Source: an optimization exercise on an open RTL-to-GDS flow (aim: small area and a short achievable clock period). Production flows keep margins and buffers that such runs may drop. Only simulation tests tie the RTL to the original design; equivalence was not proved. No activity file was given, so power comes from the tool's default toggle rates.

$ cat run.sh
#!/bin/bash
# synth_recipe.tcl (not shown) runs the flow's synth.tcl, then flattens the netlist and writes it again
# the make line also repeats each setting of config.mk as NAME=value (left out here)
make -C /OpenROAD-flow-scripts/flow DESIGN_CONFIG=/design/flow/config.mk WORK_HOME=/design/flow/orfs CLKGATE_MAP_FILE= SYNTH_SCRIPT=/design/flow/synth_recipe.tcl finish
$ cat config.mk
export PLATFORM = sky130hd
export DESIGN_NAME = FpCustomAddSub
export DESIGN_NICKNAME = FpCustomAddSub
export VERILOG_FILES = /design/flow/design.v
export SDC_FILE = /design/flow/constraint.sdc
export NUM_CORES = 4
export LEC_CHECK = 0
export CAP_MARGIN = 20
export CORE_MARGIN = 2
export CORE_UTILIZATION = 40
export SLEW_MARGIN = 20
$ cat constraint.sdc
create_clock -name core_clock -period 4.5 [get_ports {Clk_i}]
set_input_delay 0.9000 -clock core_clock [delete_from_list [all_inputs] [get_ports {Clk_i}]]
set_output_delay 0.9000 -clock core_clock [all_outputs]
set_load 0.01 [all_outputs]
$ cat design.v
module FpCustomAddSub 
# (
	parameter	ManWidth	=	16,
	parameter	ExpWidth	=	6
)
(Rst_i,Clk_i,A_i,B_i,AddSub_i,Nd_i,Result_o,ResultValid_o);	
	function integer Log2;
	input integer value;
		begin
			Log2 = 0;
			while (value > 1) begin
				value   = value >> 1;
				Log2    = Log2 + 1;
			end
		end
	endfunction
	localparam	InOutWidth	=	1+ExpWidth+ManWidth;
	localparam	ExtManWidth	=	ManWidth+1;
	localparam	Stages	=	Log2(InOutWidth);
	input	Rst_i;
	input	Clk_i;
	input	[InOutWidth-1:0]	A_i;
	input	[InOutWidth-1:0]	B_i;
	input	AddSub_i;
	input	Nd_i;
	output	[InOutWidth-1:0]	Result_o;
	output	ResultValid_o;
	wire	signB	=	B_i[InOutWidth-1]^AddSub_i;
	wire	[InOutWidth-2:0]	absA	=	A_i[InOutWidth-2:0];
	wire	[InOutWidth-2:0]	absB	=	B_i[InOutWidth-2:0];
	reg		[InOutWidth-1:0]	muxA;
	reg		[InOutWidth-1:0]	muxB;
	reg	impliedA;
	reg	impliedB;
	reg	[InOutWidth-1:0]	muxAReg;
	reg	[InOutWidth-1:0]	muxBReg;
	reg	[ExpWidth-1:0]		expDiff;
	reg	addSubOrepation;
	wire	[ManWidth:0]	manA	=	{impliedA,	muxAReg[ManWidth-1:0]};
	wire	[ManWidth:0]	manB	=	{impliedB,	muxBReg[ManWidth-1:0]};
	reg	[ManWidth:0]	manANorm;
	reg	[ManWidth:0]	manBNorm;
	reg	addSubOrepationReg;
	reg	[ExtManWidth:0]	manSum;
	wire	[Stages-1:0]	distance;
	wire	[ExtManWidth+1:0]	dataArray	[0:Stages];
	wire	[Stages+1:0]	distanceR	=	{2'b00,distanceR1};
	reg		[ExtManWidth-1:0]	manSumReg;
	wire	[ExtManWidth-1:0]	normCMan	=	manSumReg	<<	distanceR1[Stages-1:0];	 
	reg	[ManWidth-1:0]	manC;
	reg	[ExpWidth-1:0]	expAPipe	[0:4];
	reg	[ExpWidth-1:0]	expC;
	reg	[4:0]	signC;
	reg	[8:0]	valid;
	assign  dataArray [0]	=	manSum;		
	assign	Result_o	=	{signC[4],expC,manC};
	assign	ResultValid_o	=	valid[4];
	always	@(*)	begin
		if	(absA<absB)	begin
			muxA	<=	{signB,absB};
			muxB	<=	{A_i[InOutWidth-1],absA};
		end	else	begin
			muxA	<=	{A_i[InOutWidth-1],absA};
			muxB	<=	{signB,absB};
		end 
	end
	always	@(posedge	Clk_i)	begin
		if	(muxA	[InOutWidth-2 -:ExpWidth]	==	8'h00)	begin	 
			impliedA	<=	1'b0;	 
		end	else	begin
			impliedA	<=	1'b1;	 
		end
		if	(muxB	[InOutWidth-2 -:ExpWidth]	==	8'h00)	begin	 
			impliedB	<=	1'b0;
		end	else	begin
			impliedB	<=	1'b1;
		end
		muxAReg	<=	muxA;
		muxBReg	<=	muxB;
		expDiff	<=	muxA[InOutWidth-2 -:ExpWidth]	-	muxB[InOutWidth-2 -:ExpWidth];	 
		addSubOrepation	<=	muxA[InOutWidth-1]	^	muxB[InOutWidth-1];	 
	end
	always	@(posedge	Clk_i)	begin
		manANorm	<=	manA;
		manBNorm	<=	manB	>>	expDiff;	 
		addSubOrepationReg <= addSubOrepation;
	end
	always	@(posedge	Clk_i)	begin
		if	(Rst_i)	begin
			manSum	<=	{ExtManWidth{1'b0}};
		end	else	if	(!addSubOrepationReg)	begin
			manSum	<=	{1'b0,	manANorm}	+	{1'b0,	manBNorm};
		end	else	begin
			manSum	<=	{1'b0,	manANorm}	-	{1'b0,	manBNorm};
		end
	end
	genvar	i;
	generate	
		for (i=0; i<Stages; i=i+1)	begin: searchMSB
			wire [ExtManWidth+1:0] dataIn;	
			wire [ExtManWidth+1:0] shitedDataOut;
			wire [ExtManWidth+1:0] dataOut;
			assign  dataIn = dataArray[i];
			wire    shiftDesired = ~|(dataIn[ExtManWidth+1:ExtManWidth+1-(1 << (Stages-1-i))]);
			assign  distance[(Stages-1-i)] = shiftDesired;		
			assign  shitedDataOut = dataIn << (1 << (Stages-1-i));	
			assign  dataOut = shiftDesired ? shitedDataOut : dataIn;	
			assign  dataArray[i+1] = dataOut;
		end
		reg	[Stages-1:0]	distanceR1;
		always	@(posedge	Clk_i)	begin
			distanceR1	<=	distance;
		end
	endgenerate	
	always	@(posedge	Clk_i)	begin
		manSumReg	<=	manSum	[ExtManWidth-1 -:ExtManWidth];
	end
	always	@(posedge	Clk_i)	begin
		if	(Rst_i)	begin
			manC	<=	{ManWidth{1'b0}};
		end	else	begin
			manC	<=	normCMan	[ExtManWidth-1 -:ManWidth];	 
		end
	end
	always	@(posedge	Clk_i)	begin	
		expAPipe[0]	<=	muxA[InOutWidth-2 -:ExpWidth];	 
		expAPipe[1]	<=	expAPipe[0];
		expAPipe[2]	<=	expAPipe[1];
		expAPipe[3]	<=	expAPipe[2];
		expAPipe[4]	<=	expAPipe[3];
	end
	always	@(posedge	Clk_i)	begin
		if	(&distanceR1)	begin
			expC	<=	{ExpWidth{1'b0}};
		end	else	begin
			if	(expAPipe[3]	>=	distanceR)	begin
				expC	<=	expAPipe[3]-distanceR+1;			 
			end	else	begin
				expC	<=	{{ExpWidth+1{1'b0}},1'b1};
			end
		end	
	end
	always	@(posedge	Clk_i)	begin
		signC	<=	{signC[3:0],	muxA[InOutWidth-1]};
	end
	always	@(posedge	Clk_i)	begin
		valid	<=	{valid[7:0],Nd_i};
	end	
endmodule
Fig. 1: floorplan with the power grid
Scale: 3 px per um. Pins as bars on the die edge. Tap cells in grey.
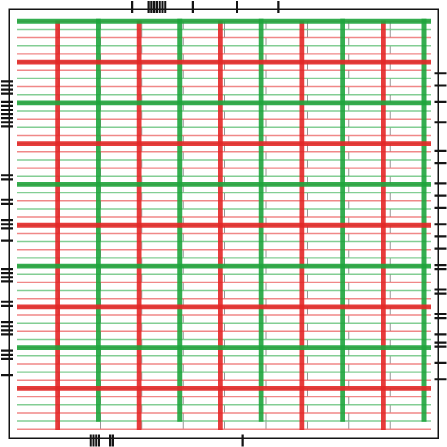
colour	net
red	VSS
green	VDD
signal pins	74
met1 rails	51

Fig. 2: cell classes on the final placement
Scale: 3 px per um. Fill, decap, tap and diode cells in grey.
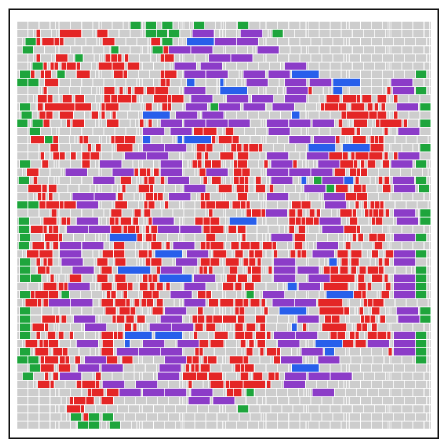
colour	class	cells	share of their area
green	remaining buffers and delay cells	83	9.0%
red	combinational and other logic	587	46%
purple	sequential cells	171	38%
blue	clock drivers and dummy loads	32	6.4%
register fraction of the total cell area: 0.372
Layout Utilization: 0.491
total core area: 18,800 um2
summed area of non-filler cells in the final layout: 9210 um2

Fig. 3: clock wires, drivers and flops
Scale: 3 px per um.
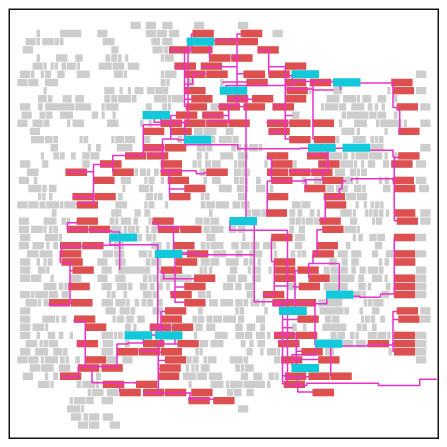
[magenta] clock wires | length: 1,710 um
[cyan] clock drivers | count: 17
[red] flip-flops | count: 171
routed clock nets	18
flops lie	spread over the die
clock latency at the later pin of the worst-skew pair: 420 ps
Setup Skew: 6.27 ps
part of the total power dissipated in the clock network: 0.234

==> reports/qor_table.md <==
| Step | Quantity | This run |
|:---|:---|:---|
| status | Result of the run | no timing/DRC/antenna violations |
| final layout | Leading cell type in the layout, fill and taps excluded | sky130_fd_sc_hd__dfxtp_1 |
| synth | Multiplexer share of the synthesized area | 0.103 |
| place | Post-place setup slack | 311 ps |
| routing | Vias per std cell | 4.91 |
| grt | Number of global-route vias before repair | 5,109 |
| synth | Share of synthesized area occupied by flip-flops and latches | 0.446 |
| setup path | Critical-path maximum fanout | 6 |
| setup path | CP top delay family | compound AO/OA/AOI/OAI gates |
| setup path | Stage delay of the slowest cell on the critical path | 470 ps |
| routing | Remaining antenna violation count after routing | 0 |
| synth | Mapped Cells | 791 |
| synth | Number of synthesized flops with an enable pin | 0 |
| setup path | Type of the setup path with the least slack | reg2reg |
| setup path | Most frequent cell on the critical path | sky130_fd_sc_hd__a21oi_1 |
| clock tree | Total of hold buffers inserted after clock tree synthesis | 0 |
| timing | Fin. Hold Viols | 0 |
| synth | Mapped Nets | 896 |
| setup path | Count of buffering cells on the critical path with inverters included | 1 |
| clock tree | Buffer type at the clock tree root | sky130_fd_sc_hd__clkbuf_16 |
| routing | Pre-Repair DR Iteration Count | 4 |
| setup path | Worst setup EP type | register |
| routing | Number of remaining DRC errors | 0 |
| power and ir drop | Power density relative to cell area | 645 nW/um2 |
| job | Reported max-cap violation count | 0 |
Fig. 4: signal wires by layer
Scale: 3 px per um.
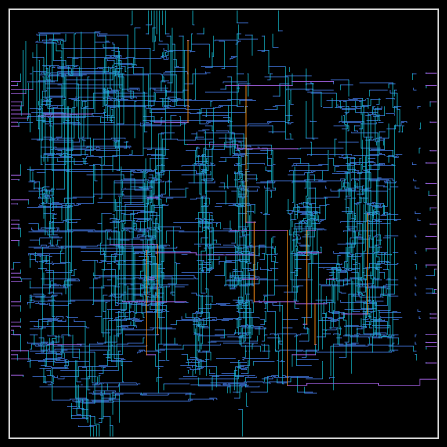
colour	layer	wire length
blue	metal 1	6,740 um
purple	metal 3	510 um
cyan	metal 2	6,920 um
orange	metal 4	294 um
total wire length after detailed routing: 14,500 um
Avg WL per Cell: 13.1 um
total track usage: 0.150
vias post-DR: 5,435

Fig. 5: clock tree branches
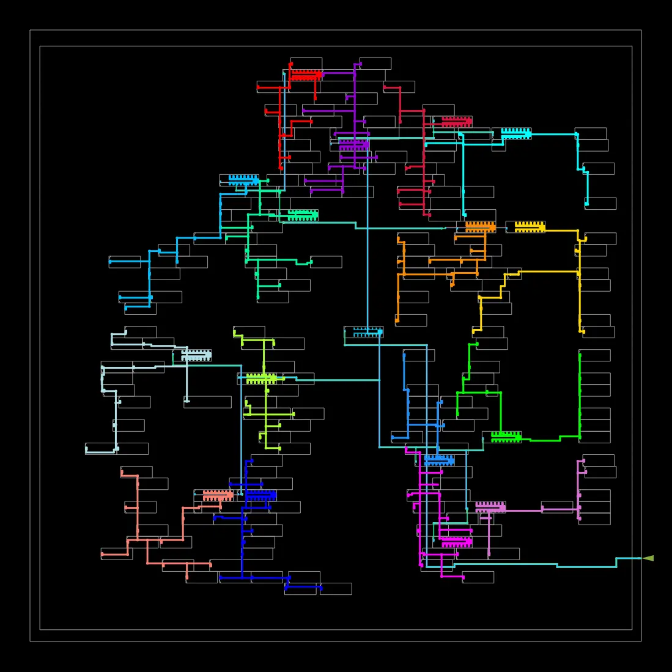
number of clock sinks: 171
clock buffers created by TritonCTS: 17

## cells by family (layout without fill, tap and decap cells)
group,count (synthesis),in the layout
adders and majority gates,55,55
muxes,69,69
buffers and inverters,85,167
and+or+nand+nor,213,213
AOI/OAI and AO/OA,163,163
DFF,171,171
xor gates and xnor gates,35,35
## per-stage QoR
stage | hold WS [ps] | cell area, um2 | cells
after floorplan | 310 | 7670 | 791
after global placement | 310 | 8640 | 1075
after detailed placement | 312 | 8640 | 1075
final | 321 | 9210 | 1107
after CTS | 321 | 9210 | 1107
after global routing | 323 | 9210 | 1107
## power by group
part / total, uW / switching (uW) / internal (uW) / leakage [uW]
Sequential: 2140 / 250 / 1890 / 0.00143
Clock: 1390 / 572 / 817 / 0.000273
Combinational: 2410 / 1230 / 1180 / 0.00215
Total: 5940 / 2050 / 3890 / 0.00386
## layout make-up
class / instances / share of cell area
Multi-Input combinational cell: 535 / 0.426
Sequential cell: 171 / 0.372
Timing Repair Buffer: 83 / 0.0875
Clock buffer: 18 / 0.0466
Tap cell: 234 / 0.0318
Inverter: 52 / 0.0212
Clock inverter: 14 / 0.0158
## synth_stat cells, types with 7 or more instances
cell,count
sky130_fd_sc_hd__a211oi_1,26
sky130_fd_sc_hd__a21o_1,7
sky130_fd_sc_hd__a21oi_1,49
sky130_fd_sc_hd__a31oi_1,7
sky130_fd_sc_hd__clkbuf_1,24
sky130_fd_sc_hd__dfxtp_1,171
sky130_fd_sc_hd__ha_1,52
sky130_fd_sc_hd__inv_1,52
sky130_fd_sc_hd__mux2_1,11
sky130_fd_sc_hd__mux2_2,17
sky130_fd_sc_hd__mux2i_1,36
sky130_fd_sc_hd__nand2_1,44
sky130_fd_sc_hd__nor2_1,84
sky130_fd_sc_hd__nor2b_1,10
sky130_fd_sc_hd__nor3_1,20
sky130_fd_sc_hd__nor4_1,8
sky130_fd_sc_hd__o21ai_0,28
sky130_fd_sc_hd__xnor2_1,29
## registers in the layout, indices dropped and copies added (netlist names), 4 cells and up
register and flops:
valid 5, manANorm 17, distanceR1 4, manC 16, manSumReg 17, manSum 18, expAPipe 24, signC 5
expDiff 6, expC 6, muxBReg 16, muxAReg 16, manBNorm 17
## final timing paths
| kind | start | to | slack, ps | cells past startpoint |
|---|---|---|---|---|
| setup / recovery | manBNorm[0] | manSum[17] | 710 | 15 |
| hold / removal | valid[1] | valid[2] | 320 | 0 |
| setup reg to reg | manBNorm[0] | manSum[17] | 710 | 15 |
| hold reg to reg | valid[1] | valid[2] | 320 | 0 |
## metal layers
metal,track usage,up-vias,wire length (um)
met5,0,-,0
met1,0.181,2394,6740
li1,-,2919,-
met4,0.0589,0,293
met2,0.255,101,6920
met3,0.0384,21,509

==> afterwards: timing with drivers on the ports <==
How much do the figures lean on ideal ports? The routed layout below was timed once more, with nothing changed but the port constraints.
Step 1: set_driving_cell puts a clkbuf_16 on Clk_i and a buf_2 on each other input, an assumption about the parent block.
Step 2 also shifts input and output timing later by t, the mid clock arrival at the registers, as if the neighbouring blocks saw the same clock.
Slacks: ideal / step 1 / step 2; pairs: ideal / step 1.
t (ns): 0.463
setup WS [ns]: 0.706 / 0.706 / 0.318
hold WS [ns]: 0.321 / 0.321 / 0.321
After both steps setup and hold are still met in this run. For this run, drivers alone change the setup slack by 0.000 ns; drivers and shift together by -0.388 ns.
